Context: an optimization exercise on an open-source flow, tuned for a short achievable clock period and few clock cycles. The choices shown serve that exercise and are no tape-out recipe.
Where RTL was checked, it was by simulation tests only, not by an equivalence proof against the original.
Not every run is shown, and edits may drop behaviour that the tests do not exercise.
No functional check of the RTL was part of runs 4 to 6.
Power figures rest on the tool's default switching activity, not on a simulated workload.

**flow/run.sh**
```bash
#!/bin/bash
# synth_recipe.tcl (not shown) runs the flow's synth.tcl, then flattens the netlist and writes it again
# the make line also repeats each setting of config.mk as NAME=value (left out here)
make -C /OpenROAD-flow-scripts/flow DESIGN_CONFIG=/design/flow/config.mk WORK_HOME=/design/flow/orfs CLKGATE_MAP_FILE= SYNTH_SCRIPT=/design/flow/synth_recipe.tcl finish
```
**flow/config.mk**
```make
export PLATFORM = sky130hd
export DESIGN_NAME = cpu_sys
export DESIGN_NICKNAME = cpu_sys
export VERILOG_FILES = /design/flow/design.v
export SDC_FILE = /design/flow/constraint.sdc
export NUM_CORES = 4
export LEC_CHECK = 0
export ABC_CLOCK_PERIOD_IN_PS = 2000
export CAP_MARGIN = 20
export CORE_MARGIN = 2
export CORE_UTILIZATION = 40
export PLACE_DENSITY = 0.6
export SETUP_SLACK_MARGIN = 3.0
export SLEW_MARGIN = 20
```
**flow/constraint.sdc**
```tcl
create_clock -name core_clock -period 5.0 [get_ports {clk}]
set_input_delay 1.0000 -clock core_clock [delete_from_list [all_inputs] [get_ports {clk}]]
set_output_delay 1.0000 -clock core_clock [all_outputs]
set_load 0.01 [all_outputs]
```
**flow/design.v**
```verilog
module cpu (
  input  wire        clk,
  input  wire        rst,
  input  wire [15:0] rom_data,
  output reg  [11:0] contador,
  output wire        ram_we,
  output wire [7:0]  ram_waddr,
  output wire [7:0]  ram_wdata,
  output wire [5:0]  ram_rline,
  input  wire [31:0] ram_rdata,
  output reg         equal,
  output reg         halted,
  output reg         st_valid,
  output reg  [7:0]  st_addr,
  output reg  [7:0]  st_data
);
  localparam OP_LOAD  = 4'b0011;
  localparam OP_STORE = 4'b0100;
  localparam OP_ADD   = 4'b1001;
  localparam OP_SUB   = 4'b1010;
  localparam OP_OR    = 4'b0001;
  localparam OP_AND   = 4'b0010;
  localparam OP_EQUAL = 4'b0101;
  reg  [7:0] regA, regB;
  reg        x_lA, x_lB, x_store, x_add, x_sub, x_or, x_and, x_keep;
  reg        x_r;
  reg  [7:0] x_ad;
  reg [31:0] x_line;
  reg  [4:0] x_src;       
  reg  [7:0] x_fdata;
  wire [3:0] f_op  = rom_data[15:12];
  wire       f_r   = rom_data[11];
  wire [7:0] f_ad  = rom_data[7:0];
  wire       f_ok  = ~halted;
  wire       f_load  = (f_op == OP_LOAD);
  wire       f_store = (f_op == OP_STORE);
  wire       f_add   = (f_op == OP_ADD);
  wire       f_sub   = (f_op == OP_SUB);
  wire       f_or    = (f_op == OP_OR);
  wire       f_and   = (f_op == OP_AND);
  wire       f_equal = (f_op == OP_EQUAL);
  wire [7:0] wdata = x_r ? regB : regA;
  wire       f_fwd = x_store && (x_ad == f_ad);
  wire [7:0] w0 = x_line[7:0];
  wire [7:0] w1 = x_line[15:8];
  wire [7:0] w2 = x_line[23:16];
  wire [7:0] w3 = x_line[31:24];
  wire [7:0] ld = ({8{x_src[0]}} & w0) | ({8{x_src[1]}} & w1) |
                  ({8{x_src[2]}} & w2) | ({8{x_src[3]}} & w3) |
                  ({8{x_src[4]}} & x_fdata);
  wire [4:0] eqA = {x_fdata == regA, w3 == regA, w2 == regA, w1 == regA, w0 == regA};
  wire [4:0] eqB = {x_fdata == regB, w3 == regB, w2 == regB, w1 == regB, w0 == regB};
  wire next_eq = (x_lA    & |(x_src & eqB)) |
                 (x_lB    & |(x_src & eqA)) |
                 ((x_add | x_sub) & (regB == 8'd0)) |
                 (x_or    & ((regB & ~regA) == 8'd0)) |
                 (x_and   & ((regA & ~regB) == 8'd0)) |
                 (x_keep  & (regA == regB));
  wire f_eq_ok  = f_ok & f_equal;
  wire halt_now = f_eq_ok & next_eq;
  wire [7:0] sum  = regA + regB;
  wire [7:0] diff = regA - regB;
  wire       x_holdB = ~(x_lB | x_add | x_sub | x_or | x_and);
  assign ram_we    = x_store;
  assign ram_waddr = x_ad;
  assign ram_wdata = wdata;
  assign ram_rline = f_ad[7:2];
  always @(posedge clk) begin
    if (rst) begin
      contador <= 12'd0;
      halted   <= 1'b0;
      equal    <= 1'b0;
      x_lA     <= 1'b0;
      x_lB     <= 1'b0;
      x_store  <= 1'b0;
      x_add    <= 1'b0;
      x_sub    <= 1'b0;
      x_or     <= 1'b0;
      x_and    <= 1'b0;
      x_keep   <= 1'b1;
      st_valid <= 1'b0;
      regA     <= 8'd0;
      regB     <= 8'd0;
    end else begin
      if (!halted && !halt_now)
        contador <= contador + 12'd1;
      if (f_eq_ok)
        equal <= next_eq;
      if (halt_now)
        halted <= 1'b1;
      x_lA    <= f_ok & f_load & ~f_r;
      x_lB    <= f_ok & f_load &  f_r;
      x_store <= f_ok & f_store;
      x_add   <= f_ok & f_add;
      x_sub   <= f_ok & f_sub;
      x_or    <= f_ok & f_or;
      x_and   <= f_ok & f_and;
      x_keep  <= ~(f_ok & (f_load | f_add | f_sub | f_or | f_and));
      st_valid <= x_store;
      if (x_lA) regA <= ld;
      regB <= ({8{x_lB}}  & ld)   |
              ({8{x_add}} & sum)  |
              ({8{x_sub}} & diff) |
              ({8{x_or}}  & (regA | regB)) |
              ({8{x_and}} & (regA & regB)) |
              ({8{x_holdB}} & regB);
    end
  end
  always @(posedge clk) begin
    x_r     <= f_r;
    x_ad    <= f_ad;
    x_line  <= ram_rdata;
    x_src   <= f_fwd ? 5'b10000 : {1'b0, 4'b0001 << f_ad[1:0]};
    x_fdata <= wdata;
    st_addr <= x_ad;
    st_data <= wdata;
  end
endmodule
module ram (
  input  wire        clk,
  input  wire        rst_q,
  input  wire [15:0] carnet,
  input  wire        we,
  input  wire [7:0]  waddr,
  input  wire [7:0]  wdata,
  input  wire [5:0]  rline,
  output wire [31:0] rdata       
);
  reg [2047:0] mem;
  genvar i, j;
  generate
    for (i = 0; i < 256; i = i + 1) begin : g_word
      wire [7:0] init = (i == 0) ? {4'b0000, carnet[15:12]} :
                        (i == 1) ? {4'b0000, carnet[11:8]}  :
                        (i == 2) ? {4'b0000, carnet[7:4]}   :
                        (i == 3) ? {4'b0000, carnet[3:0]}   : 8'd0;
      always @(posedge clk) begin
        if (rst_q)
          mem[i*8 +: 8] <= init;
        else if (we && waddr == i)
          mem[i*8 +: 8] <= wdata;
      end
    end
  endgenerate
  wire [7:0] hi = 8'd1 << rline[5:3];
  wire [7:0] lo = 8'd1 << rline[2:0];
  wire [31:0] grp [0:7];
  wire [31:0] acc [0:8];
  assign acc[0] = 32'd0;
  generate
    for (i = 0; i < 8; i = i + 1) begin : g_hi
      wire [31:0] part [0:8];
      assign part[0] = 32'd0;
      for (j = 0; j < 8; j = j + 1) begin : g_lo
        assign part[j+1] = part[j] | ({32{lo[j]}} & mem[(i*8+j)*32 +: 32]);
      end
      assign grp[i]   = part[8];
      assign acc[i+1] = acc[i] | ({32{hi[i]}} & grp[i]);
    end
  endgenerate
  assign rdata = acc[8];
endmodule
module cpu_sys (
  input  wire        clk,
  input  wire        rst,          
  input  wire [15:0] carnet,       
  input  wire [15:0] rom_data,     
  output wire [11:0] contador,     
  output wire        equal,        
  output wire        halted,       
  output wire        st_valid,     
  output wire [7:0]  st_addr,      
  output wire [7:0]  st_data       
);
  wire        ram_we;
  wire [7:0]  ram_waddr, ram_wdata;
  wire [5:0]  ram_rline;
  wire [31:0] ram_rdata;
  reg rst_q;
  always @(posedge clk) rst_q <= rst;
  cpu u_cpu (
    .clk(clk), .rst(rst), .rom_data(rom_data), .contador(contador),
    .ram_we(ram_we), .ram_waddr(ram_waddr), .ram_wdata(ram_wdata),
    .ram_rline(ram_rline), .ram_rdata(ram_rdata),
    .equal(equal), .halted(halted),
    .st_valid(st_valid), .st_addr(st_addr), .st_data(st_data)
  );
  ram u_ram (
    .clk(clk), .rst_q(rst_q), .carnet(carnet),
    .we(ram_we), .waddr(ram_waddr), .wdata(ram_wdata),
    .rline(ram_rline), .rdata(ram_rdata)
  );
endmodule
```
==> impl_metrics.tcl, run 1 <==
set metrics [dict create \
    place.port_buffers 61 \
    rsz0062_at_grt "yes" \
    clockBufferDepth 3 \
    post-route-period-util_pct 49.4 \
    final-seq-area_mm2 0.0434 \
    dpl-instance-area_mm2 0.0894 \
    outcome "complete, no violations" \
    vdd_ir_drop_max_mv 0.407 \
    overflow 0 \
    synth_cells 9525 \
    hold_depth 2 \
    hold_path.startpoint "rom_data[2]" \
    mostFrequentLayoutCell "nor2_1" \
    core_area_mm2 0.214 \
    start_util_pct 40.1 \
    min_to "u_cpu.x_ad[2]$_DFF_P_" \
    crit_path_start_kind "register" \
    h-tree-depth 4 \
    nFillCells 18500 \
    worst_ep_required_time_ns 5.80 \
    clock_latency_ns 0.88 \
    maxSlewViolCount 0 \
    dr.first_iter.drc_count 11000 \
    reg2reg_from "u_cpu.x_line[23]$_DFF_P_" \
    multi_input_area_mm2 0.0432 \
    synth_top_area_share_pct 49.7 \
    synth_largest_area_cell "dfxtp_1" \
    critical_path_class "reg -> reg" \
    ys_types 61 \
    maxSlewHeadroom_pct 20.3 \
    netlist_area_mm2 0.0859 \
    gp_congestion 0.894 \
    drtPass1Iterations 7 \
    synth_edf_count 16 \
    cts_tree "built" \
    worstRegToRegCells 9 \
    layout-drive-gt1-share_pct 23.3 \
    cts_num_sinks 2150 \
    design_area_mm2 0.113 \
    synthTopCellsByArea "dfxtp_1 (50%), a211oi_1 (18%), nor2_1 (9.6%), a22oi_1 (6.2%), clkbuf_1 (3.2%)" \
    ctsHoldBuffers 0 \
    track_usage_pct 28.7 \
    arrival_ns 3.27 \
    synth.avg_cell_area_um2 9.02 \
    fmax_ghz 0.405 \
    min_path_type "in -> reg" \
    mostFrequentLayoutCells "nor2_1 (2109), dfxtp_1 (2064), a211oi_1 (1939), a22oi_1 (661), buf_4 (449)" \
    antenna_found_initial 7 \
    r2r_slack_ns 2.53 \
    fin_setup_tns_ns 0 \
    grt_pass1_wl_mm 479 \
    nets 9923 \
    route.detailed.drc 0 \
    yosysWarnings 3 \
    min_period_ns 2.47 \
    dp_slack_ns 0.687 \
    seq_area_frac_synth_pct 50.3 \
    powerDensity_mw_per_mm2 317 \
    power.total_w 0.0358 \
    ys.flop_type "dfxtp_1" \
    cap_viol_max_count 0 \
    async_flop_share_pct 0 \
    p_leak_nw 35.8 \
    setup_slack_ns 2.53 \
    grt_pass1_vias 72200 \
    dpl.hpwl_mm 174 \
    rows 170 \
    syn_nets 9594 \
    cts_root_buffer "clkbuf_16" \
    fp.dieW_um 467 \
    numCtsBuffers 218 \
    die_area_mm2 0.218 \
    post_drt_via_cell_ratio 6.34 \
    setup_viol 0 \
    finalHoldViolations 0 \
    vias 81600 \
    finClkSkew_ns 0.0387 \
    r2r-end "u_cpu.contador[8]$_SDFFE_PP0P_" \
    tightest_slew_ns 1.20 \
    syn2layout_area_growth_pct 31.7 \
    cp-end-kind "register" \
    clk_pin_slew_worst_paths_ns 0.07 \
    grt_max_degree 226 \
    critPathMaxFanout 13 \
    synth.ff_latch_count 2150 \
    ant_nets 0 \
]
Testbench counts for the RTL of run 1, summed over its fixed seeds: cycles 13,928.
[run 1: routing by layer]
metal	track usage, %	vias up	wire [um]
met5	0	-	175
met4	14.2	6	23400
met3	5.00	1131	36200
met2	44.6	4604	160000
met1	38.2	39700	142000
li1	-	36100	-
[run 1: critical path: stages, from the launching register on]
cell	delay, ns
dfxtp_1	0.54
xor2_1	0.21
nor3_1	0.08
nand4_1	0.14
nand3_2	0.13
o21ai_4	0.33
a311oi_4	0.15
buf_12	0.17
or4_1	0.51
a21oi_2	0.14
[run 1: worst max path at each step]
stage	startpoint	endpoint	slack [ns]	cells after the start
floorplan	rom_data[2]	u_cpu.x_line[23]$_DFF_P_	2.47	9
detailed placement	rom_data[3]	u_cpu.x_line[30]$_DFF_P_	0.69	7
CTS	u_cpu.regB[6]$_SDFF_PP0_	u_cpu.contador[8]$_SDFFE_PP0P_	2.58	9
global placement	rom_data[3]	u_cpu.x_line[30]$_DFF_P_	0.68	7
finish	u_cpu.x_line[23]$_DFF_P_	u_cpu.contador[8]$_SDFFE_PP0P_	2.53	9
global route	u_cpu.x_line[23]$_DFF_P_	u_cpu.contador[8]$_SDFFE_PP0P_	2.45	9
[run 1: layout make-up]
class                      count  area share [%]
clock inverter                55           0.574
multi-input combinational   6301            38.2
inverter                      50           0.199
clock buffer                 342            5.87
timing repair buffer        1133            13.6
sequential                  2150            38.4
antenna                        4         0.00885
tap                         2838            3.14
[run 1: through the flow]
stage	hold slack (ns)	std cells	utilization, %
2_1_floorplan	0.326	9525	-
3_3_place_gp	0.471	11700	41.8
3_5_place_dp	0.473	11700	41.8
4_1_cts	0.374	12500	49.4
5_1_grt	0.372	12900	52.8
6_report	0.375	12900	52.8
[run 1: power breakdown]
group | internal, W | switching [W] | total, W
clock | 0.00969 | 0.00706 | 0.0168
combinational | 0.000607 | 0.00126 | 0.00187
sequential | 0.0172 | 0.0000424 | 0.0172
total | 0.0275 | 0.00837 | 0.0358
[run 1: timing repair]
action,CTS,global route
setup buffers,351,269
pin swaps,260,324
gates cloned,56,101
setup endpoints to repair,2154,1710
resized for setup,964,664
[run 1: cell families after synthesis]
group | share of synthesized area, %
adders and majority gates | 0.527
muxes | 0.0131
DFF | 50.3
and+or+nand+nor | 13.1
buffers and inverters | 5.22
AOI/OAI and AO/OA | 29.8
xor gates and xnor gates | 1.01
[run 1: sequential cells by signal, indices dropped and copies added, names as in the netlist]
name / count
rst_q: 1
u_cpu.contador: 12
u_cpu.equal: 1
u_cpu.halted: 1
u_cpu.regA: 8
u_cpu.regB: 8
u_cpu.st_addr: 8
u_cpu.st_data: 8
u_cpu.st_valid: 1
u_cpu.x_ad: 8
u_cpu.x_add: 1
u_cpu.x_and: 1
u_cpu.x_keep: 1
u_cpu.x_lA: 1
u_cpu.x_lB: 1
u_cpu.x_line: 32
u_cpu.x_or: 1
u_cpu.x_r: 1
u_cpu.x_src: 5
u_cpu.x_store: 1
u_cpu.x_sub: 1
u_ram.mem: 2048
[run 1: cell usage after synthesis, types with 7 or more instances]
library cell,n
a22oi_1,713
xnor2_1,25
clkbuf_1,722
o21ai_0,10
nand4_1,129
nand2_1,81
edfxtp_1,16
nand2b_1,10
nor3b_1,8
a211oi_1,2017
nor3_1,17
nor4_1,23
inv_1,49
o21ai_1,9
a31oi_1,129
a311oi_1,7
a221oi_1,173
buf_1,48
buf_2,269
a222oi_1,8
xor2_1,74
and3_1,8
a22o_1,165
or3_1,7
a21oi_2,8
dfxtp_1,2134
ha_1,33
o21a_1,9
nor2b_1,7
nand3_1,67
nor2_1,2206
nor2_2,128
a21oi_1,153
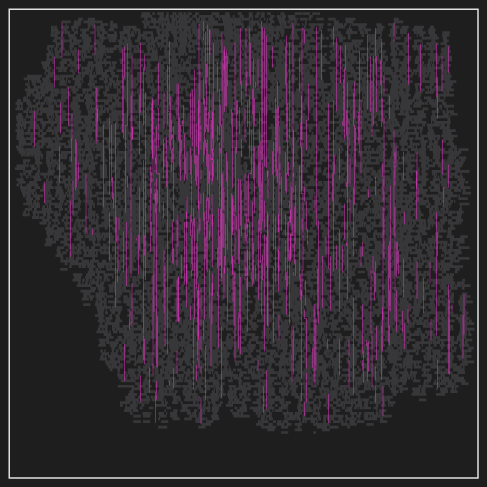
Run 1: met4 routing
Scale: 1 px per um. Cells faint in the background.
longest straight run: 216 um
main direction: vertical
wire length on this layer: 23.4 mm

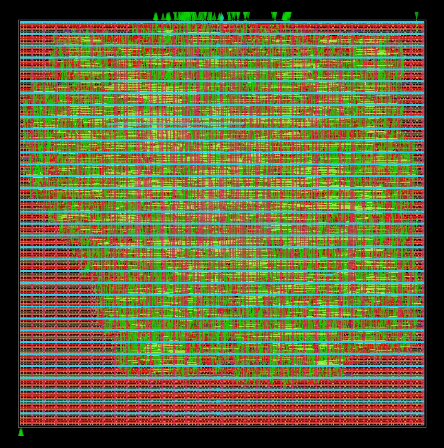
Run 1: the whole layout, all layers
Finished Layout Cells: 12900
top-level I/O count: 65
Die Y: 467 um

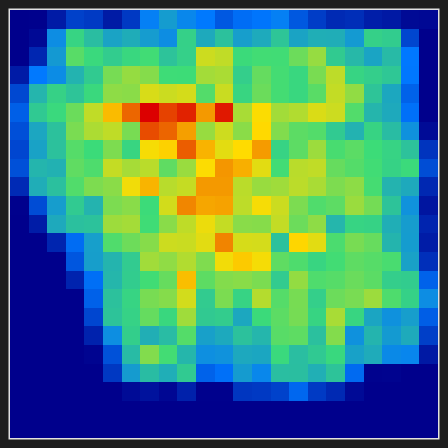
Run 1: signal metal coverage by tile
23 x 23 tiles, from dark blue (low) to red (high), scaled to the fullest tile. Values are wire area over tile area, all layers added.
tiles over half the peak: 37%
emptiest ninth of the die: south-west
fullest tile: 0.76
nearly empty tiles: 20%
WL/cell: 28.2 um
final wirelength: 363 mm

==> run 2: changes to the inputs <==
--- a/flow/design.v
+++ b/flow/design.v
@@ -28,4 +28,6 @@
   reg [31:0] x_line;
   reg  [4:0] x_src;       
+  reg  [4:0] x_lAs;       
+  reg  [4:0] x_lBs;       
   reg  [7:0] x_fdata;
   wire [3:0] f_op  = rom_data[15:12];
@@ -42,4 +44,5 @@
   wire [7:0] wdata = x_r ? regB : regA;
   wire       f_fwd = x_store && (x_ad == f_ad);
+  wire [4:0] f_src = f_fwd ? 5'b10000 : {1'b0, 4'b0001 << f_ad[1:0]};
   wire [7:0] w0 = x_line[7:0];
   wire [7:0] w1 = x_line[15:8];
@@ -51,6 +54,6 @@
   wire [4:0] eqA = {x_fdata == regA, w3 == regA, w2 == regA, w1 == regA, w0 == regA};
   wire [4:0] eqB = {x_fdata == regB, w3 == regB, w2 == regB, w1 == regB, w0 == regB};
-  wire next_eq = (x_lA    & |(x_src & eqB)) |
-                 (x_lB    & |(x_src & eqA)) |
+  wire next_eq = (|(x_lAs & eqB)) |
+                 (|(x_lBs & eqA)) |
                  ((x_add | x_sub) & (regB == 8'd0)) |
                  (x_or    & ((regB & ~regA) == 8'd0)) |
@@ -59,6 +62,8 @@
   wire f_eq_ok  = f_ok & f_equal;
   wire halt_now = f_eq_ok & next_eq;
-  wire [7:0] sum  = regA + regB;
-  wire [7:0] diff = regA - regB;
+  wire [11:0] c_run = halted ? contador : contador + 12'd1;
+  wire [7:0] sum, diff;
+  add8 u_add (.a(regA), .b(regB),  .cin(1'b0), .s(sum));
+  add8 u_sub (.a(regA), .b(~regB), .cin(1'b1), .s(diff));
   wire       x_holdB = ~(x_lB | x_add | x_sub | x_or | x_and);
   assign ram_we    = x_store;
@@ -72,4 +77,6 @@
       equal    <= 1'b0;
       x_lA     <= 1'b0;
+      x_lAs    <= 5'd0;
+      x_lBs    <= 5'd0;
       x_lB     <= 1'b0;
       x_store  <= 1'b0;
@@ -83,6 +90,6 @@
       regB     <= 8'd0;
     end else begin
-      if (!halted && !halt_now)
-        contador <= contador + 12'd1;
+      if (!halt_now)
+        contador <= c_run;
       if (f_eq_ok)
         equal <= next_eq;
@@ -90,4 +97,6 @@
         halted <= 1'b1;
       x_lA    <= f_ok & f_load & ~f_r;
+      x_lAs   <= {5{f_ok & f_load & ~f_r}} & f_src;
+      x_lBs   <= {5{f_ok & f_load &  f_r}} & f_src;
       x_lB    <= f_ok & f_load &  f_r;
       x_store <= f_ok & f_store;
@@ -111,9 +120,27 @@
     x_ad    <= f_ad;
     x_line  <= ram_rdata;
-    x_src   <= f_fwd ? 5'b10000 : {1'b0, 4'b0001 << f_ad[1:0]};
+    x_src   <= f_src;
     x_fdata <= wdata;
     st_addr <= x_ad;
     st_data <= wdata;
   end
+endmodule
+module add8 (
+  input  wire [7:0] a,
+  input  wire [7:0] b,
+  input  wire       cin,
+  output wire [7:0] s
+);
+  wire [7:0] p = a ^ b;
+  wire [7:0] g0 = a & b;
+  wire [7:0] gA = {g0[7:1], g0[0] | (p[0] & cin)};
+  wire [7:0] pA = p;
+  wire [7:0] gB = {gA[7:1] | (pA[7:1] & gA[6:0]), gA[0]};
+  wire [7:0] pB = {pA[7:1] & pA[6:0], pA[0]};
+  wire [7:0] gC = {gB[7:2] | (pB[7:2] & gB[5:0]), gB[1:0]};
+  wire [7:0] pC = {pB[7:2] & pB[5:0], pB[1:0]};
+  wire [7:0] gD = {gC[7:4] | (pC[7:4] & gC[3:0]), gC[3:0]};
+  wire [7:0] c = {gD[6:0], cin};
+  assign s = p ^ c;
 endmodule
 module ram (
--- a/flow/config.mk
+++ b/flow/config.mk
@@ -6,5 +6,5 @@
 export NUM_CORES = 4
 export LEC_CHECK = 0
-export ABC_CLOCK_PERIOD_IN_PS = 2000
+export ABC_CLOCK_PERIOD_IN_PS = 1200
 export CAP_MARGIN = 20
 export CORE_MARGIN = 2
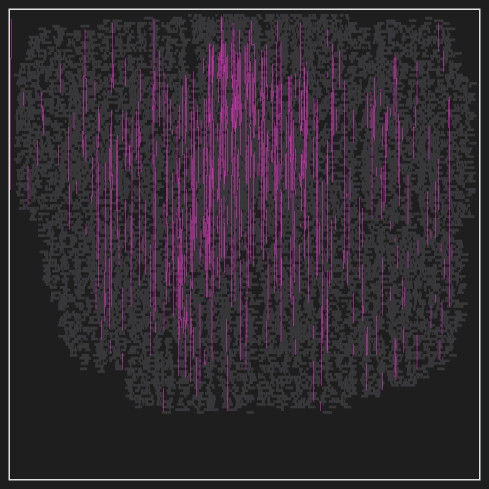
Run 2: met4 routing
Scale: 1 px per um. Cells faint in the background.
nets with wire on the layer: 286
wire length on this layer: 21.0 mm
share of all routed wire: 6.0%
longest straight run: 209 um
main direction: vertical

==> run 2 against run 1 <==
Highest routed layer unchanged. Sequential share of layout area grew 0.36 points. Critical endpoint is now u_cpu.contador[7]$_SDFFE_PP0P_. Routed wire length decreased by 3.0%. Still clean. Hold slack got worse by 0.051 ns. Final cell count is essentially flat. First-iteration DRC count fell by 2.7%. Via count shrank 1.7%. Combinational power decreased by 3%. Total power is 0.76% higher. Cell area fell by 0.53%.
==> impl_metrics.tcl, run 2 <==
set metrics [dict create \
    outcome "complete, no violations" \
    min_to "u_cpu.x_ad[4]$_DFF_P_" \
    route.detailed.drc 0 \
    drtPass1Iterations 10 \
    r2r_slack_ns 2.58 \
    vias 80200 \
    grt_pass1_vias 72700 \
    yosysMostFrequentCell "nor2_1" \
    finClkSkew_ns 0.0555 \
    netlist_area_mm2 0.0865 \
    vdd_ir_drop_max_mv 0.364 \
    tightest_slew_ns 0.975 \
    critPathMaxFanout 8 \
    antenna_found_initial 7 \
    mostFrequentLayoutCells "nor2_1 (2119), dfxtp_1 (2084), a211oi_1 (1966), a22oi_1 (734), buf_4 (482)" \
    arrival_ns 3.18 \
    seq_area_frac_synth_pct 50.2 \
    ys.flop_type "dfxtp_1" \
    regMostFlops "u_ram.mem" \
    reg2reg_from "u_cpu.regA[5]$_SDFFE_PP0P_" \
    place.port_buffers 61 \
    syn_nets 9632 \
    clock_latency_ns 0.87 \
    layout-drive-gt1-share_pct 22.2 \
    cp-end-kind "register" \
    syn2layout_area_growth_pct 30.0 \
    post-route-period-util_pct 48.4 \
    numCtsBuffers 217 \
    ys_types 58 \
    cts_root_buffer "clkbuf_16" \
    nets 9912 \
    p_leak_nw 35.3 \
    powerDensity_mw_per_mm2 321 \
    ant_nets 0 \
    dr.first_iter.drc_count 10700 \
    clk_pin_slew_worst_paths_ns 0.06 \
    p_sw_share_pct 23.5 \
    worstRegToRegCells 11 \
    core_area_mm2 0.215 \
    finalHoldViolations 0 \
    gp_congestion 0.901 \
    dpl.hpwl_mm 172 \
    ios 65 \
    power_frac_seq_pct 47.9 \
    overflow 0 \
    synthTopCellsByArea "dfxtp_1 (50%), a211oi_1 (18%), nor2_1 (9.4%), a22oi_1 (7.2%), clkbuf_1 (2.8%)" \
    cts_tree "built" \
    die_y_um 469 \
    setup_viol 0 \
    grt_pass1_wl_mm 480 \
    switching_power_w 0.00849 \
]
Testbench counts for the RTL of run 2, summed over its fixed seeds: cycles 13,928.
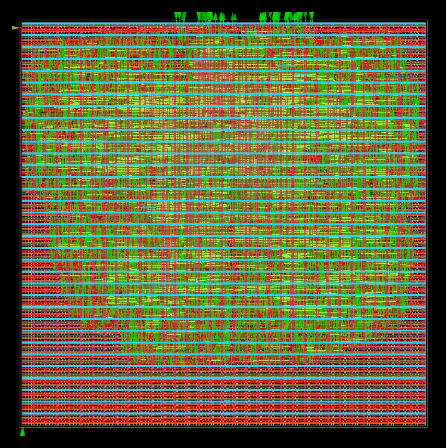
Run 2: the whole layout, all layers
Finished Layout Cells: 12900
Die ar.: 0.220 mm^2
final wirelength: 352 mm

run 2: cell count changes in the layout (fill, tap and decap cells not counted), sizes merged, moves of 36 or more:
cell and delta:
a22oi +114, nand4 +48, a22o -40, a31oi -44, a221oi -40, xnor2 +36
run 2: metal layers:
layer | vias up | global-route usage [%] | wire (um)
li1 | 36100 | - | -
met1 | 39000 | 37.8 | 141000
met2 | 4100 | 44.2 | 155000
met3 | 956 | 5.86 | 34700
met4 | 6 | 13.8 | 21000
met5 | - | 0 | 49
run 2: kinds of logic after synthesis:
family | share of synthesized area, %
flip-flops | 50.2
buffers and inverters | 5.36
multiplexers | 0.0781
AND/OR/NAND/NOR | 13.7
AO/OA/AOI/OAI | 29.1
XOR/XNOR | 1.04
adder cells (fa/ha/maj) | 0.524
run 2: per-stage QoR:
| stage | instance area (um^2) | hold WS [ns] | util, % | setup slack [ns] |
|---|---|---|---|---|
| after detailed placement | 89100 | 0.478 | 41.5 | 0.693 |
| after global placement | 89100 | 0.471 | 41.5 | 0.699 |
| after CTS | 107000 | 0.268 | 49.9 | 2.61 |
| after global routing | 112000 | 0.290 | 52.4 | 2.52 |
| final | 112000 | 0.324 | 52.4 | 2.58 |
| after floorplan | 87100 | 0.326 | - | 2.54 |
run 2: worst max-delay path, stage by stage, from the launching register on:
cell and delay, ns:
dfxtp_4 0.39, inv_8 0.13, ha_4 0.23, nor4_4 0.25
nand3b_1 0.17, o41ai_4 0.27, nor3_2 0.09, nand4_1 0.11
buf_6 0.15, nand2_8 0.09, nand4_1 0.13, mux2_4 0.30
run 2: power groups by stage:
stage / Combinational (W) / Clock [W] / Sequential (W)
CTS: 0.00148 / 0.0171 / 0.0173
floorplan: 0.000651 / 0 / 0.0177
global placement: 0.00110 / 0 / 0.0177
detailed placement: 0.00110 / 0 / 0.0177
global route: 0.00183 / 0.0178 / 0.0173
finish: 0.00181 / 0.0170 / 0.0173
run 2: repair_timing:
action / 4_1_cts / 5_1_grt
pin swaps: 323 / 274
gates cloned: 50 / 62
setup buffers: 522 / 187
endpoints found under the setup margin: 2165 / 1656
gates resized for setup: 914 / 439
run 2: cell type report:
cell class	count	area, um^2
tap	2838	3550
sequential	2160	43600
inverter	57	260
fill	18500	102000
clock inverter	66	825
timing repair buffer	1079	14600
antenna	2	5.00
clock buffer	338	6640
multi-input combinational	6328	43000
run 2: worst max path at each step:
stage	start	to	slack, ns	cells after the start
final	u_cpu.regA[5]$_SDFFE_PP0P_	u_cpu.contador[7]$_SDFFE_PP0P_	2.58	11
after global routing	u_cpu.regB[2]$_SDFF_PP0_	u_cpu.contador[7]$_SDFFE_PP0P_	2.52	11
after CTS	u_cpu.contador[3]$_SDFFE_PP0P_	contador[3]	2.61	1
after detailed placement	rom_data[4]	u_cpu.x_line[7]$_DFF_P_	0.69	8
after global placement	rom_data[4]	u_cpu.x_line[7]$_DFF_P_	0.70	8
after floorplan	rom_data[4]	u_cpu.x_line[6]$_DFF_P_	2.54	10
==> run 3: changes to the inputs <==
--- a/flow/config.mk
+++ b/flow/config.mk
@@ -6,5 +6,5 @@
 export NUM_CORES = 4
 export LEC_CHECK = 0
-export ABC_CLOCK_PERIOD_IN_PS = 1200
+export ABC_CLOCK_PERIOD_IN_PS = 800
 export CAP_MARGIN = 20
 export CORE_MARGIN = 2
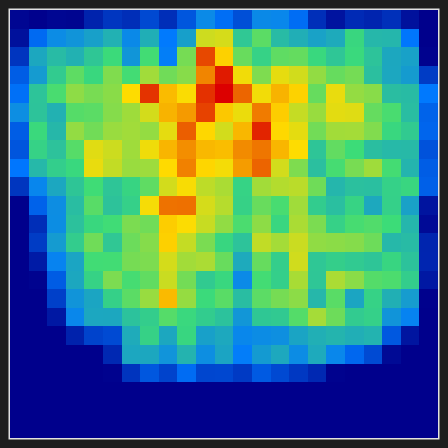
Run 3: signal metal coverage by tile
23 x 23 tiles, from dark blue (low) to red (high), scaled to the fullest tile. Values are wire area over tile area, all layers added.
nearly empty tiles: 21%
emptiest ninth of the die: south-west
tiles over half the peak: 35%
mean over tiles: 0.27

==> run 3 against run 2 <==
Total power unchanged. Flip-flop and latch count is the same. Final cell count is the same. Via count stayed put. Die area stayed put. Non-clock buffer count unchanged. Synthesized area is the same. Critical endpoint unchanged.
==> impl_metrics.tcl, run 3 <==
set metrics [dict create \
    nFillCells 18500 \
    rsz0062_at_grt "yes" \
    regMostFlops "u_ram.mem" \
    arrival_ns 3.18 \
    clockBufferDepth 3 \
    r2r_slack_ns 2.58 \
    fin_setup_tns_ns 0 \
    reg_top3 "u_ram.mem x2048, u_cpu.x_line x32, u_cpu.contador x12" \
    cts_num_sinks 2160 \
    ys.flop_type "dfxtp_1" \
    die_y_um 469 \
    crit_start "u_cpu.regA[5]$_SDFFE_PP0P_" \
    vdd_ir_drop_max_mv 0.364 \
    synth_largest_area_cell "dfxtp_1" \
    track_usage_pct 28.5 \
    synth_top_area_share_pct 49.6 \
    reg2reg_from "u_cpu.regA[5]$_SDFFE_PP0P_" \
    route.detailed.drc 0 \
    gp_congestion 0.901 \
    synth_cells 9563 \
    nets 9912 \
    synth_edf_count 16 \
    hold_path.startpoint "rom_data[4]" \
    cp-end-kind "register" \
    finClkSkew_ns 0.0555 \
    setup_slack_ns 2.58 \
    dr.first_iter.drc_count 10700 \
    rows 170 \
    worstRegToRegCells 11 \
    netlist_area_mm2 0.0865 \
    outcome "complete, no violations" \
    syn2layout_area_growth_pct 30.0 \
    h-tree-depth 4 \
    wl_per_cell_um 27.3 \
    ios 65 \
    instances_no_fill 12900 \
    grt_pass1_vias 72700 \
    place.port_buffers 61 \
    ctsHoldBuffers 0 \
    layout-drive-gt1-share_pct 22.2 \
    core_area_mm2 0.215 \
    dpl.hpwl_mm 172 \
    worst_ep_required_time_ns 5.76 \
    drtPass1Iterations 10 \
    critical_path_class "reg -> reg" \
    mostFrequentLayoutCells "nor2_1 (2119), dfxtp_1 (2084), a211oi_1 (1966), a22oi_1 (734), buf_4 (482)" \
    ant_nets 0 \
    numCtsBuffers 217 \
    dp_cells 11600 \
    maxSlewHeadroom_pct 35.0 \
    post-route-period-util_pct 48.4 \
    crit_path_start_kind "register" \
    maxSlewViolCount 0 \
    post_drt_via_cell_ratio 6.23 \
    overflow 0 \
    syn_nets 9632 \
    tightest_slew_ns 0.975 \
    start_util_pct 40.3 \
    fp.dieW_um 469 \
    cap_viol_max_count 0 \
    synthTopCellsByCount "nor2_1 (2161), dfxtp_1 (2144), a211oi_1 (2017)" \
    cts_root_buffer "clkbuf_16" \
    clock_latency_ns 0.87 \
    synth.ff_latch_count 2160 \
    mostFrequentLayoutCell "nor2_1" \
    yosysMostFrequentCell "nor2_1" \
    critPathMaxFanout 8 \
    synth.avg_cell_area_um2 9.05 \
    wl_mm 352 \
    seq_area_frac_synth_pct 50.2 \
    grt_pass1_wl_mm 480 \
    vias 80200 \
    hold_depth 1 \
    fmax_ghz 0.414 \
    die_area_mm2 0.220 \
    dp_slack_ns 0.693 \
    grt_max_degree 237 \
    async_flop_share_pct 0 \
    setup_viol 0 \
]
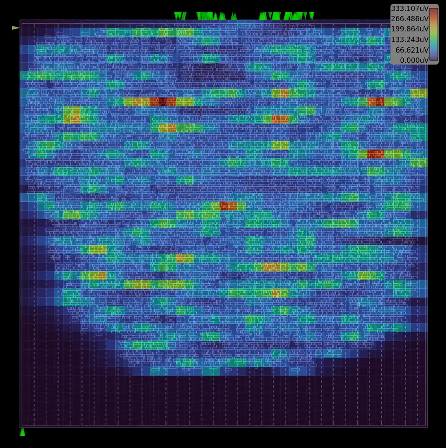
Run 3: supply voltage drop heat map
internal power: 0.0276 W
Net Sw Power: 0.00849 W
Cell Pwr Density: 321 mW/mm^2
total power: 0.0361 W

run 3: cell counts in the layout (fill, tap and decap cells not counted):
No cell type changed its count.
run 3: where the power goes:
part | switching [W] | internal [W]
combinational | 0.00124 | 0.000569
clock | 0.00721 | 0.00979
sequential | 0.0000407 | 0.0172
run 3: critical path, cell delays in order, from the launching register on:
cell	delay [ns]
dfxtp_4	0.39
inv_8	0.13
ha_4	0.23
nor4_4	0.25
nand3b_1	0.17
o41ai_4	0.27
nor3_2	0.09
nand4_1	0.11
buf_6	0.15
nand2_8	0.09
nand4_1	0.13
mux2_4	0.30
run 3: path summary, 6_finish.rpt:
| check | end |
|---|---|
| max | u_cpu.contador[7]$_SDFFE_PP0P_ |
| min | u_cpu.x_ad[4]$_DFF_P_ |
| max reg2reg | u_cpu.contador[7]$_SDFFE_PP0P_ |
| min reg2reg | u_cpu.st_addr[4]$_DFF_P_ |
run 3: per-layer routing:
metal	track usage (%)	wire, um	up-vias
met5	0	49	-
met2	44.2	155000	4100
met1	37.8	141000	39000
met3	5.86	34700	956
met4	13.8	21000	6
li1	-	-	36100
run 3: kinds of logic (layout without fill, tap and decap cells):
kind of cell	Yosys count	after routing	synth area share [%]
flops	2160	2160	50.2
simple gates	2791	2803	13.7
compound gates	3368	3381	29.1
mux	6	6	0.0781
fa+ha+maj	35	35	0.524
xor+xnor	103	103	1.04
other cells	0	2	0
buf+inv	1100	1540	5.36
run 3: repair_timing:
| action | in CTS | in global routing |
|---|---|---|
| buffers inserted | 522 | 187 |
| cloned | 50 | 62 |
| pin swaps | 323 | 274 |
| gates resized for setup | 914 | 439 |
| setup endpoints to repair | 2165 | 1656 |
| hold endpoints to repair | 0 | 0 |
run 3: stage by stage:
step	cell area, um^2	power, W	hold slack (ns)	util [%]
6_report	112000	0.0361	0.324	52.4
4_1_cts	107000	0.0358	0.268	49.9
2_1_floorplan	87100	0.0183	0.326	-
3_3_place_gp	89100	0.0188	0.471	41.5
3_5_place_dp	89100	0.0188	0.478	41.5
5_1_grt	112000	0.0369	0.290	52.4
run 3: area by class of cell:
cell class	count	area [um^2]	area share [%]
diodes	2	5.00	0.00445
clock buffers	338	6640	5.90
repair buffers	1079	14600	13.0
flip-flops and latches	2160	43600	38.7
multi-input cells	6328	43000	38.3
clock inverters	66	825	0.733
inverters	57	260	0.231
well taps	2838	3550	3.16
==> run 4: changes to the inputs <==
--- a/flow/design.v
+++ b/flow/design.v
@@ -31,4 +31,7 @@
   reg  [4:0] x_lBs;       
   reg  [7:0] x_fdata;
+  reg        w_valid;
+  reg  [7:0] w_addr;
+  reg  [7:0] w_data;
   wire [3:0] f_op  = rom_data[15:12];
   wire       f_r   = rom_data[11];
@@ -43,6 +46,8 @@
   wire       f_equal = (f_op == OP_EQUAL);
   wire [7:0] wdata = x_r ? regB : regA;
-  wire       f_fwd = x_store && (x_ad == f_ad);
-  wire [4:0] f_src = f_fwd ? 5'b10000 : {1'b0, 4'b0001 << f_ad[1:0]};
+  wire       f_fwd1 = x_store && (x_ad == f_ad);
+  wire       f_fwd2 = w_valid && (w_addr == f_ad);
+  wire       f_fwd  = f_fwd1 | f_fwd2;
+  wire [4:0] f_src  = f_fwd ? 5'b10000 : {1'b0, 4'b0001 << f_ad[1:0]};
   wire [7:0] w0 = x_line[7:0];
   wire [7:0] w1 = x_line[15:8];
@@ -67,7 +72,7 @@
   add8 u_sub (.a(regA), .b(~regB), .cin(1'b1), .s(diff));
   wire       x_holdB = ~(x_lB | x_add | x_sub | x_or | x_and);
-  assign ram_we    = x_store;
-  assign ram_waddr = x_ad;
-  assign ram_wdata = wdata;
+  assign ram_we    = w_valid;
+  assign ram_waddr = w_addr;
+  assign ram_wdata = w_data;
   assign ram_rline = f_ad[7:2];
   always @(posedge clk) begin
@@ -121,5 +126,10 @@
     x_line  <= ram_rdata;
     x_src   <= f_src;
-    x_fdata <= wdata;
+    x_fdata <= f_fwd1 ? wdata : w_data;
+    w_valid <= x_store;
+    if (x_store) begin
+      w_addr <= x_ad;
+      w_data <= wdata;
+    end
     st_addr <= x_ad;
     st_data <= wdata;
--- a/flow/config.mk
+++ b/flow/config.mk
@@ -6,5 +6,5 @@
 export NUM_CORES = 4
 export LEC_CHECK = 0
-export ABC_CLOCK_PERIOD_IN_PS = 800
+export ABC_CLOCK_PERIOD_IN_PS = 1200
 export CAP_MARGIN = 20
 export CORE_MARGIN = 2
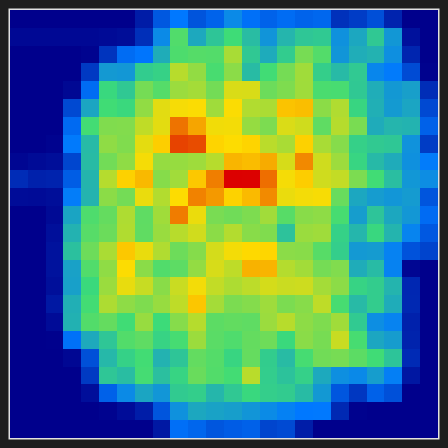
Run 4: signal metal coverage by tile
24 x 24 tiles, from dark blue (low) to red (high), scaled to the fullest tile. Values are wire area over tile area, all layers added.
fullest tile: 0.98
densest ninth of the die: centre
nearly empty tiles: 18%
mean over tiles: 0.38

==> run 4 against run 3 <==
First-iteration DRC count rose by 55%. Register-to-register slack got worse by 0.16 ns. Synthesized area rose by 4.0%. Setup slack got worse by 0.16 ns. Combinational power rose by 14%. Total power rose by 4.7%. Clock skew rose by 0.022 ns. Die area rose by 4.0%. Via count rose by 26%. Sequential power barely moved. Largest cell class is now multi-input gates. Highest routed layer unchanged.
==> impl_metrics.tcl, run 4 <==
set metrics [dict create \
    max_stage_delay_ns 0.50 \
    vias 101000 \
    fp.dieW_um 478 \
    fin_setup_tns_ns 0 \
    setup_viol 0 \
    place.port_buffers 61 \
    ant_nets 0 \
    rsz0062_at_grt "yes" \
    dpl.hpwl_mm 226 \
    cp_top_family "buffers and inverters" \
    finalHoldViolations 0 \
    post-route-period-util_pct 51.6 \
    regMostFlops "u_ram.mem" \
    arrival_ns 3.29 \
    antenna_found_initial 22 \
    netlist_area_mm2 0.0900 \
    nFillCells 17000 \
    finClkSkew_ns 0.0772 \
    cp.buffers_inverters 7 \
    ctsHoldBuffers 0 \
    nets 12400 \
    slowest_stage "edfxtp_1" \
    ys_types 67 \
    vdd_ir_drop_max_mv 0.317 \
    core_area_mm2 0.224 \
    fmax_ghz 0.388 \
    rows 174 \
    synth.ff_latch_count 2185 \
    grt_pass1_wl_mm 583 \
    h-tree-depth 4 \
    die_area_mm2 0.229 \
    start_util_pct 40.1 \
    die_y_um 478 \
    grt_max_degree 207 \
    path_common_cell "buf_6" \
    layout-drive-gt1-share_pct 40.8 \
    yosysMostFrequentCell "nand2_1" \
    async_flop_share_pct 0 \
    wl_per_cell_um 30.1 \
    synth_edf_count 32 \
    syn2layout_area_growth_pct 51.8 \
    synthTopCellsByCount "nand2_1 (4200), a21oi_1 (2158), dfxtp_1 (2153)" \
    cp-end-kind "register" \
    crit_path_start_kind "register" \
    ios 65 \
    worst_ep_required_time_ns 5.72 \
    cap_viol_max_count 0 \
    clock_latency_ns 0.94 \
    dp_cells 14200 \
    numCtsBuffers 228 \
    critical_path_class "reg -> reg" \
    reg_top3 "u_ram.mem x2048, u_cpu.x_line x32, u_cpu.contador x12" \
    powerDensity_mw_per_mm2 277 \
    crit_chain "buf_12 -> buf_6 -> buf_6 -> buf_6 -> nand2b_4 -> buf_6 -> nor2_4 -> clkbuf_16 -> buf_12 -> nand2_8 -> nand2_1 -> a21oi_1" \
    tightest_slew_ns 1.35 \
    p_leak_nw 42.0 \
    min_period_ns 2.58 \
    maxSlewViolCount 0 \
    multi_input_area_mm2 0.0622 \
    drtPass1Iterations 10 \
    cts_root_buffer "clkbuf_16" \
    crit_start "u_cpu.w_addr[7]$_DFFE_PP_" \
    seq_area_frac_synth_pct 49.0 \
    synthTopCellsByArea "dfxtp_1 (48%), nand2_1 (18%), a21oi_1 (12%), a22oi_1 (5.6%), clkbuf_1 (2.7%)" \
    post_drt_via_cell_ratio 6.52 \
    hold_path.startpoint "rom_data[4]" \
    synth_top_area_share_pct 47.9 \
    reg2reg_from "u_cpu.w_addr[7]$_DFFE_PP_" \
    gp_congestion 0.942 \
    cts_tree "built" \
    grt_pass1_vias 85500 \
    ys.flop_type "dfxtp_1" \
    synth_cells 11700 \
    mostFrequentLayoutCell "nand2_1" \
    route.detailed.drc 0 \
    critPathMaxFanout 8 \
    clk_pin_slew_worst_paths_ns 0.08 \
    synth.avg_cell_area_um2 7.68 \
    cts_num_sinks 2185 \
    post-route-util_pct 60.9 \
    outcome "complete, no violations" \
    dr.first_iter.drc_count 16600 \
]
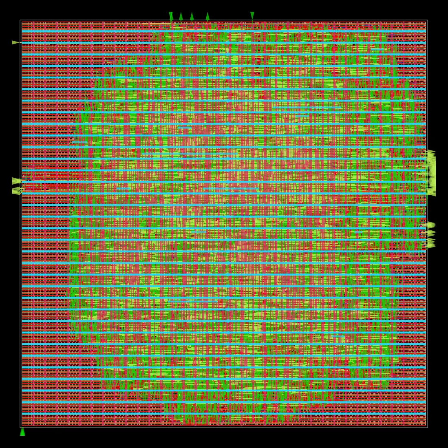
Run 4: the whole layout, all layers
final wirelength: 467 mm
Finished Layout Cells: 15500

==> run 4: changes by cell type after synthesis, moves of 61 or more <==
cell      delta
buf_2      -200
a21oi_1   +2026
nand2_1   +4126
nand4_1     -61
a31oi_1     +65
nor2_1    -1886
nand3_1    +242
nor2_2     -156
a211oi_1  -2015
a22oi_1    -161
==> run 4: layout make-up <==
cell class,instances,share of cell area [%]
Timing Repair Buffer,1258,13.4
Clock buffer,342,5.09
Clock inverter,83,0.779
Inverter,34,0.0989
Sequential cell,2185,32.4
Antenna cell,13,0.0238
Multi-Input combinational cell,8636,45.5
Tap cell,2992,2.74
==> run 4: report_power, final <==
| part | internal (W) | switching (W) |
|---|---|---|
| logic | 0.000640 | 0.00143 |
| clock network | 0.0104 | 0.00782 |
| registers | 0.0175 | 0.0000432 |
| total | 0.0285 | 0.00929 |
==> run 4: cells by family after synthesis <==
family	Yosys count	synth area share, %
simple gates	5058	22.4
compound gates	3409	22.8
flops	2185	49.0
buf+inv	907	4.07
xor+xnor	105	1.02
fa+ha+maj	35	0.503
mux	20	0.248
==> run 4: timing repair <==
item | in CTS | in global routing
pin swaps | 376 | 1999
gates resized for setup | 1670 | 3914
setup endpoints to repair | 2163 | 2142
cloned | 80 | 58
setup buffers | 372 | 441
==> run 4: per-stage QoR <==
stage	hold WS [ns]	setup WS, ns	area (um^2)	total power (W)
after floorplan	0.361	2.51	90900	0.0185
after global placement	0.372	0.620	94300	0.0190
after detailed placement	0.374	0.610	94300	0.0190
after CTS	0.254	2.57	114000	0.0372
after global routing	0.260	2.42	137000	0.0384
final	0.291	2.42	137000	0.0378
==> run 4: final timing paths <==
path / endpoint / slack [ns] / cells after the start
setup / recovery: u_ram.mem[894]$_SDFFE_PP0P_ / 2.42 / 12
hold / removal: u_cpu.x_ad[4]$_DFF_P_ / 0.29 / 1
setup reg to reg: u_ram.mem[894]$_SDFFE_PP0P_ / 2.42 / 12
hold reg to reg: u_cpu.st_addr[2]$_DFF_P_ / 0.34 / 0
==> run 4: metal layers <==
layer	track usage [%]	routed length, um	up-vias	part of all wire, %
met5	0	414	-	0.089
met4	18.6	40100	24	8.6
met3	8.67	70200	2440	15
met2	49.2	191000	8085	41
met1	45.1	165000	49000	35
li1	-	-	41800	-
## Run 5: files that changed since run 4, shown whole
==> flow/design.v <==
module cpu (
  input  wire        clk,
  input  wire        rst,
  input  wire [15:0] rom_data,
  output reg  [11:0] contador,
  output wire        ram_we,
  output wire [7:0]  ram_waddr,
  output wire [7:0]  ram_wdata,
  output wire [5:0]  ram_rline,
  input  wire [31:0] ram_rdata,
  output reg         equal,
  output reg         halted,
  output reg         st_valid,
  output reg  [7:0]  st_addr,
  output reg  [7:0]  st_data
);
  localparam OP_LOAD  = 4'b0011;
  localparam OP_STORE = 4'b0100;
  localparam OP_ADD   = 4'b1001;
  localparam OP_SUB   = 4'b1010;
  localparam OP_OR    = 4'b0001;
  localparam OP_AND   = 4'b0010;
  localparam OP_EQUAL = 4'b0101;
  reg  [7:0] regA, regB;
  reg        x_valid;
  reg        x_load, x_store, x_add, x_sub, x_or, x_and;
  reg        x_r;
  reg  [7:0] x_ad;
  reg [31:0] x_line;
  wire [3:0] f_op = rom_data[15:12];
  wire [7:0] line_word = x_line[x_ad[1:0]*8 +: 8];
  wire       fwd       = st_valid && (st_addr == x_ad);
  wire [7:0] ld        = fwd ? st_data : line_word;
  wire [7:0] wdata   = x_r ? regB : regA;
  wire       x_st_go = x_valid & x_store;
  reg next_eq;
  always @(*) begin
    next_eq = (regA == regB);
    if (x_valid) begin
      if (x_load)
        next_eq = x_r ? (regA == ld) : (ld == regB);
      else if (x_add || x_sub)
        next_eq = (regB == 8'd0);
      else if (x_or)
        next_eq = ((regB & ~regA) == 8'd0);
      else if (x_and)
        next_eq = ((regA & ~regB) == 8'd0);
    end
  end
  wire f_is_eq  = ~halted & (f_op == OP_EQUAL);
  wire halt_now = f_is_eq & next_eq;
  assign ram_we    = x_st_go;
  assign ram_waddr = x_ad;
  assign ram_wdata = wdata;
  assign ram_rline = rom_data[7:2];
  always @(posedge clk) begin
    if (rst) begin
      contador <= 12'd0;
      halted   <= 1'b0;
      equal    <= 1'b0;
      x_valid  <= 1'b0;
      st_valid <= 1'b0;
      regA     <= 8'd0;
      regB     <= 8'd0;
    end else begin
      if (!halted && !halt_now)
        contador <= contador + 12'd1;
      if (f_is_eq)
        equal <= next_eq;
      if (halt_now)
        halted <= 1'b1;
      x_valid <= ~halted & ~halt_now;
      st_valid <= x_st_go;
      if (x_valid) begin
        if (x_load && !x_r) regA <= ld;
        if (x_load &&  x_r) regB <= ld;
        if (x_add) regB <= regA + regB;
        if (x_sub) regB <= regA - regB;
        if (x_or)  regB <= regA | regB;
        if (x_and) regB <= regA & regB;
      end
    end
  end
  always @(posedge clk) begin
    x_load  <= (f_op == OP_LOAD);
    x_store <= (f_op == OP_STORE);
    x_add   <= (f_op == OP_ADD);
    x_sub   <= (f_op == OP_SUB);
    x_or    <= (f_op == OP_OR);
    x_and   <= (f_op == OP_AND);
    x_r     <= rom_data[11];
    x_ad    <= rom_data[7:0];
    x_line  <= ram_rdata;
    st_addr <= x_ad;
    st_data <= wdata;
  end
endmodule
module ram (
  input  wire        clk,
  input  wire        rst_q,
  input  wire [15:0] carnet,
  input  wire        we,
  input  wire [7:0]  waddr,
  input  wire [7:0]  wdata,
  input  wire [5:0]  rline,
  output wire [31:0] rdata       
);
  reg [2047:0] mem;
  genvar i;
  generate
    for (i = 0; i < 256; i = i + 1) begin : g_word
      wire [7:0] init = (i == 0) ? {4'b0000, carnet[15:12]} :
                        (i == 1) ? {4'b0000, carnet[11:8]}  :
                        (i == 2) ? {4'b0000, carnet[7:4]}   :
                        (i == 3) ? {4'b0000, carnet[3:0]}   : 8'd0;
      always @(posedge clk) begin
        if (rst_q)
          mem[i*8 +: 8] <= init;
        else if (we && waddr == i)
          mem[i*8 +: 8] <= wdata;
      end
    end
  endgenerate
  assign rdata = mem[rline*32 +: 32];
endmodule
module cpu_sys (
  input  wire        clk,
  input  wire        rst,          
  input  wire [15:0] carnet,       
  input  wire [15:0] rom_data,     
  output wire [11:0] contador,     
  output wire        equal,        
  output wire        halted,       
  output wire        st_valid,     
  output wire [7:0]  st_addr,      
  output wire [7:0]  st_data       
);
  wire        ram_we;
  wire [7:0]  ram_waddr, ram_wdata;
  wire [5:0]  ram_rline;
  wire [31:0] ram_rdata;
  reg rst_q;
  always @(posedge clk) rst_q <= rst;
  cpu u_cpu (
    .clk(clk), .rst(rst), .rom_data(rom_data), .contador(contador),
    .ram_we(ram_we), .ram_waddr(ram_waddr), .ram_wdata(ram_wdata),
    .ram_rline(ram_rline), .ram_rdata(ram_rdata),
    .equal(equal), .halted(halted),
    .st_valid(st_valid), .st_addr(st_addr), .st_data(st_data)
  );
  ram u_ram (
    .clk(clk), .rst_q(rst_q), .carnet(carnet),
    .we(ram_we), .waddr(ram_waddr), .wdata(ram_wdata),
    .rline(ram_rline), .rdata(ram_rdata)
  );
endmodule
==> flow/config.mk <==
export PLATFORM = sky130hd
export DESIGN_NAME = cpu_sys
export DESIGN_NICKNAME = cpu_sys
export VERILOG_FILES = /design/flow/design.v
export SDC_FILE = /design/flow/constraint.sdc
export NUM_CORES = 4
export LEC_CHECK = 0
export CAP_MARGIN = 20
export CORE_MARGIN = 2
export CORE_UTILIZATION = 40
export PLACE_DENSITY = 0.6
export SLEW_MARGIN = 20
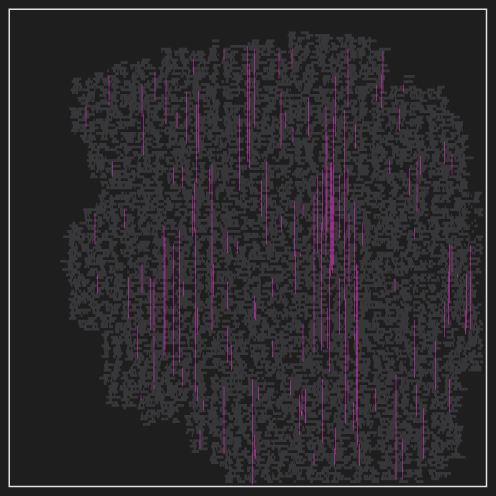
Run 5: met4 routing
Scale: 1 px per um. Cells faint in the background.
longest straight run: 189 um
nets with wire on the layer: 77
share of all routed wire: 2.8%
main direction: vertical

==> run 5 against run 4 <==
Setup slack got worse by 1.4 ns. Final cell count fell by 26%. Register-to-register slack got worse by 1.4 ns. Largest power group is now sequential cells. Combinational power fell by 31%.
==> impl_metrics.tcl, run 5 <==
set metrics [dict create \
    pwr-share-clk_pct 46.4 \
    layout-drive-gt1-share_pct 17.1 \
    drtPass1Iterations 5 \
    grtUsageMet1_pct 30.2 \
    grt_max_degree 260 \
    synth_top_area_share_pct 47.9 \
    yosysMostFrequentCell "nor2_1" \
    finalHoldViolations 0 \
    ys_types 60 \
    grt_busiest_layer "met2" \
    dp_cells 11100 \
    maxSlewViolCount 0 \
    min_path_type "reg -> reg" \
    wl_mm 246 \
    mostFrequentLayoutCell "nor2_1" \
    rows 173 \
    fmax_ghz 0.248 \
    cts_tree "built" \
    h-tree-depth 4 \
    regMostFlops "u_ram.mem" \
    rsz0062_at_grt "no" \
    cts_num_sinks 2144 \
    post-route-period-util_pct 80.5 \
    ios 65 \
    synth_cells 8595 \
    grt_pass1_wl_mm 384 \
    synth.ff_latch_count 2144 \
    nets 8389 \
    ctsResizeCount 0 \
    seq_area_frac_synth_pct 48.4 \
    setup_viol 0 \
    p_comb_share_pct 4.1 \
    syn_nets 8664 \
    post-route-util_pct 45.4 \
    yosysWarnings 3 \
    route.detailed.drc 0 \
    fp.dieW_um 476 \
    outcome "complete, no violations" \
    dpl.hpwl_mm 153 \
    clk_pin_slew_worst_paths_ns 0.06 \
    tightest_slew_ns 1.16 \
    overflow 0 \
    ctsHoldBuffers 0 \
    clockBufferDepth 3 \
    critical_path_class "reg -> reg" \
    numCtsBuffers 220 \
    vias 65600 \
    die_y_um 476 \
    largest_reg_flops 2048 \
    clock_latency_ns 0.87 \
    grt_use_met3_pct 2.88 \
    synth_largest_area_cell "dfxtp_1" \
    fin_setup_tns_ns 0 \
    post_cts_buffers 0 \
    core_area_mm2 0.222 \
    synthTopCellsByCount "nor2_1 (2322), dfxtp_1 (2128), a211oi_1 (2042)" \
    post_drt_via_cell_ratio 5.71 \
    p_sw_share_pct 22.7 \
    wl_per_cell_um 21.5 \
    maxSlewHeadroom_pct 22.4 \
    dp_slack_ns 1.00 \
    min_period_ns 4.02 \
    power_frac_seq_pct 49.5 \
    mostFrequentLayoutCells "nor2_1 (2308), dfxtp_1 (2127), a211oi_1 (2042), mux4_2 (667), buf_4 (324)" \
    vdd_ir_drop_max_mv 0.410 \
    cap_viol_max_count 0 \
    track_usage_pct 21.5 \
    crit_path_start_kind "register" \
    critPathMaxFanout 15 \
    synthTopCellsByArea "dfxtp_1 (48%), a211oi_1 (17%), mux4_2 (17%), nor2_1 (9.8%), clkbuf_1 (3.6%)" \
    gp_congestion 0.858 \
    place.port_buffers 61 \
    cp-end-kind "register" \
    finClkSkew_ns 0.0433 \
    ys.flop_type "dfxtp_1" \
    holdWs_ns 0.475 \
    ant_nets 0 \
    antenna_found_initial 11 \
    instances_no_fill 11500 \
    synth.avg_cell_area_um2 10.4 \
]
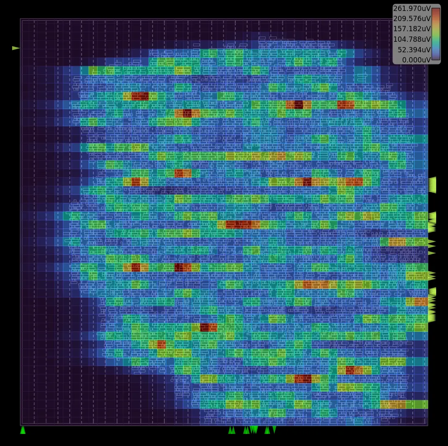
Run 5: supply voltage drop heat map
Cell Pwr Density: 346 mW/mm^2
total power: 0.0347 W
internal power: 0.0269 W
Net Sw Power: 0.00789 W

[run 5: final timing paths]
| path | from | end | slack (ns) | cells past startpoint |
|---|---|---|---|---|
| hold / removal | u_cpu.x_ad[7]$_DFF_P_ | u_cpu.st_addr[7]$_DFF_P_ | 0.47 | 0 |
| setup reg to reg | u_cpu.x_ad[6]$_DFF_P_ | u_cpu.contador[7]$_SDFFE_PP0P_ | 0.98 | 9 |
| hold reg to reg | u_cpu.x_ad[7]$_DFF_P_ | u_cpu.st_addr[7]$_DFF_P_ | 0.47 | 0 |
| setup / recovery | u_cpu.x_ad[6]$_DFF_P_ | u_cpu.contador[7]$_SDFFE_PP0P_ | 0.98 | 9 |
[run 5: metrics by stage]
stage,area [um^2],power (W)
global route,101000,0.0358
CTS,100000,0.0350
floorplan,89000,0.0185
finish,101000,0.0347
detailed placement,93300,0.0190
global placement,93300,0.0190
[run 5: metal layers]
metal  part of all wire [%]  up-vias
met2                     47     1811
met4                    2.8        2
met5                 0.0061        -
met1                     45    32200
li1                       -    31200
met3                    5.2      334
[run 5: power groups by stage]
stage                     logic [W]  registers, W  clock network, W
after floorplan            0.000969        0.0175                 0
after global placement      0.00141        0.0176                 0
after CTS                   0.00143        0.0172            0.0164
after global routing        0.00151        0.0172            0.0171
after detailed placement    0.00142        0.0176                 0
final                       0.00142        0.0172            0.0161
[run 5: kinds of logic (layout without fill, tap and decap cells)]
| family | after synthesis | after routing | share of synthesized area, % |
|---|---|---|---|
| compound gates | 2172 | 2172 | 18.2 |
| xor+xnor | 21 | 21 | 0.207 |
| fa+ha+maj | 35 | 35 | 0.509 |
| buf+inv | 987 | 888 | 4.22 |
| flops | 2144 | 2144 | 48.4 |
| mux | 716 | 716 | 17.5 |
| other cells | 0 | 6 | 0 |
| simple gates | 2520 | 2520 | 10.9 |
[run 5: cell type report]
cell class,instances,area (um^2)
repair buffers,434,4020
clock buffers,337,6460
multi-input cells,5464,42400
inverters,56,210
flip-flops and latches,2144,43100
clock inverters,61,642
diodes,6,15.0
fillers,20300,121000
well taps,2975,3720
[run 5: critical path, stage by stage (launching register included)]
cell       delay, ns
dfxtp_1         0.39
xnor2_1         0.57
and3_1          0.52
nand3_1         0.65
o2111a_1        0.50
a2111oi_4       0.38
a31o_4          0.28
a21oi_2         0.18
nand2_1         0.13
mux2_2          0.32
==> run 6: changes to the inputs <==
--- a/flow/config.mk
+++ b/flow/config.mk
@@ -6,7 +6,9 @@
 export NUM_CORES = 4
 export LEC_CHECK = 0
+export ABC_CLOCK_PERIOD_IN_PS = 2400
 export CAP_MARGIN = 20
 export CORE_MARGIN = 2
 export CORE_UTILIZATION = 40
 export PLACE_DENSITY = 0.6
+export SETUP_SLACK_MARGIN = 2.6
 export SLEW_MARGIN = 20
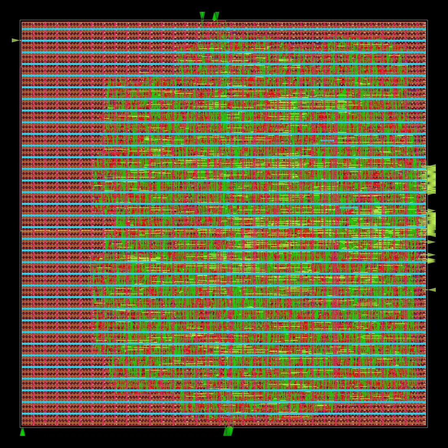
Run 6: the whole layout, all layers
Die Y: 476 um
Die ar.: 0.226 mm^2

==> run 6 against run 5 <==
Sequential power barely moved. Final cell count rose by 1.6%. Cell area rose by 4.6%.
==> impl_metrics.tcl, run 6 <==
set metrics [dict create \
    yosysWarnings 3 \
    largest_reg_flops 2048 \
    regMostFlops "u_ram.mem" \
    layout-drive-gt1-share_pct 21.9 \
    place.port_buffers 61 \
    tightest_slew_ns 1.10 \
    cap_viol_max_count 0 \
    finClkSkew_ns 0.0287 \
    synthTopCellsByArea "dfxtp_1 (48%), a211oi_1 (17%), mux4_2 (17%), nor2_1 (9.8%), clkbuf_1 (3.6%)" \
    p_leak_nw 33.0 \
    critPathMaxFanout 5 \
    synth_largest_area_cell "dfxtp_1" \
    multi_input_area_mm2 0.0437 \
    drtPass1Iterations 6 \
    synth_edf_count 16 \
    maxSlewHeadroom_pct 26.5 \
    track_usage_pct 22.1 \
    cts_tree "built" \
    min_period_ns 2.97 \
    reg2reg_from "u_cpu.x_ad[0]$_DFF_P_" \
    start_util_pct 40.1 \
    h-tree-depth 4 \
    post_drt_via_cell_ratio 5.74 \
    r2r-end "u_cpu.contador[10]$_SDFFE_PP0P_" \
    vdd_ir_drop_max_mv 0.317 \
    dpl.hpwl_mm 153 \
    core_area_mm2 0.222 \
    fp.dieW_um 476 \
    outcome "complete, no violations" \
    mostFrequentLayoutCells "nor2_1 (2242), dfxtp_1 (2075), a211oi_1 (2038), mux4_2 (667), buf_4 (357)" \
    clock_latency_ns 0.86 \
    numCtsBuffers 214 \
    ys.flop_type "dfxtp_1" \
    yosysMostFrequentCell "nor2_1" \
    critical_path_class "reg -> reg" \
    fin_setup_tns_ns 0 \
    syn2layout_area_growth_pct 18.2 \
    cp-end-kind "register" \
    netlist_area_mm2 0.0890 \
    crit_path_start_kind "register" \
    route.detailed.drc 0 \
    mostFrequentLayoutCell "nor2_1" \
    seq_area_frac_synth_pct 48.4 \
]
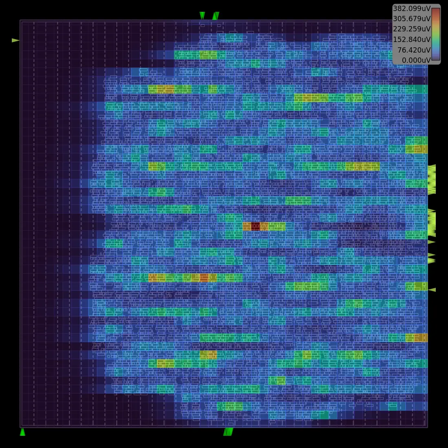
Run 6: supply voltage drop heat map
Cell Pwr Density: 334 mW/mm^2
total power: 0.0352 W
Net Sw Power: 0.00804 W
internal power: 0.0271 W

[run 6: area by class of cell]
cell class | count | share of cell area (%)
clock buffer | 333 | 6.08
inverter | 56 | 0.200
timing repair buffer | 618 | 6.86
tap | 2975 | 3.54
multi-input combinational | 5470 | 41.5
sequential | 2144 | 41.1
antenna | 3 | 0.00714
clock inverter | 65 | 0.689
[run 6: worst max-delay path: stages (launching register included)]
cell and delay, ns:
dfxtp_4 0.39, buf_12 0.14, mux4_2 0.57, and2_4 0.18
o32ai_4 0.10, o211a_1 0.21, a31oi_1 0.06, a31o_4 0.31
a2111oi_4 0.36, and3_4 0.24, mux2_4 0.29
[run 6: stage by stage]
stage,cell area (um^2),cells,setup WS [ns],total power [W],hold WS (ns)
6_report,105000,11700,2.03,0.0352,0.425
5_1_grt,105000,11700,1.94,0.0362,0.432
4_1_cts,103000,11600,2.11,0.0353,0.421
3_5_place_dp,93200,11000,0.837,0.0190,0.464
3_3_place_gp,93200,11000,0.877,0.0190,0.460
2_1_floorplan,89600,8595,2.01,0.0186,0.326
[run 6: power breakdown]
group / switching [W] / total [W] / internal (W) / leakage (nW)
logic: 0.00112 / 0.00180 / 0.000673 / 12.1
registers: 0.0000503 / 0.0172 / 0.0171 / 17.3
clock network: 0.00687 / 0.0162 / 0.00931 / 3.52
[run 6: logic make-up after synthesis]
family | count (synthesis) | share of synthesized area [%]
adders and majority gates | 35 | 0.509
buffers and inverters | 987 | 4.22
and+or+nand+nor | 2520 | 10.9
AOI/OAI and AO/OA | 2172 | 18.2
xor gates and xnor gates | 21 | 0.207
DFF | 2144 | 48.4
muxes | 716 | 17.5
[run 6: repair_timing]
action / 4_1_cts / 5_1_grt
pin swaps: 31 / 53
setup endpoints to repair: 2154 / 1367
gates resized for setup: 504 / 204
buffers inserted: 96 / 82
cloned: 31 / 10
hold buffers: 0 / 0
[run 6: worst max-delay path by stage]
stage	start	to	slack (ns)	cells after the start
2_1_floorplan	rom_data[2]	u_cpu.x_line[12]$_DFF_P_	2.01	6
3_3_place_gp	u_cpu.x_ad[0]$_DFF_P_	u_cpu.contador[10]$_SDFFE_PP0P_	0.88	9
3_5_place_dp	u_cpu.x_ad[0]$_DFF_P_	u_cpu.contador[10]$_SDFFE_PP0P_	0.84	9
4_1_cts	u_cpu.x_ad[0]$_DFF_P_	u_cpu.contador[10]$_SDFFE_PP0P_	2.11	10
5_1_grt	u_cpu.x_ad[0]$_DFF_P_	u_cpu.contador[10]$_SDFFE_PP0P_	1.94	11
6_report	u_cpu.x_ad[0]$_DFF_P_	u_cpu.contador[10]$_SDFFE_PP0P_	2.03	10
[run 6: metal layers]
layer	vias to the layer above	global-route usage (%)	wire [um]
met1	32800	31.3	116000
met5	-	0	33
met3	396	3.17	15700
li1	31700	-	-
met4	4	6.88	8130
met2	2034	34.9	120000

[port drivers added, routing unchanged]
How much do the figures lean on ideal ports? The routed layouts below were timed once more, with nothing changed but the port constraints.
Step 1, drivers: a clkbuf_16 drives clk and a buf_2 each remaining input, both assumed.
Step 2 moves the port delays by t, midway between the first and last clock arrival at a register: inputs arrive t later, outputs are due t later. That takes back most of the time a late clock gives input paths.
Slacks: no drivers / after step 1 / after step 2; pairs: no drivers / after step 1.
run	t, ns	setup WS [ns]	clock arrival spread, ns
run 1	0.965	2.530 / 2.530 / 1.770	0.042 / 0.042
run 2	0.938	2.582 / 2.551 / 1.742	0.059 / 0.058
run 3	0.938	2.582 / 2.551 / 1.742	0.059 / 0.058
run 4	1.004	2.422 / 2.422 / 1.504	0.087 / 0.087
run 5	0.940	0.975 / 0.975 / 0.975	0.043 / 0.044
run 6	0.936	2.032 / 2.032 / 1.312	0.040 / 0.040
After both steps every run listed still meets setup and hold. The setup slack of run 4, which loses most, moves by 0.000 ns with the drivers and by -0.918 ns with both steps.
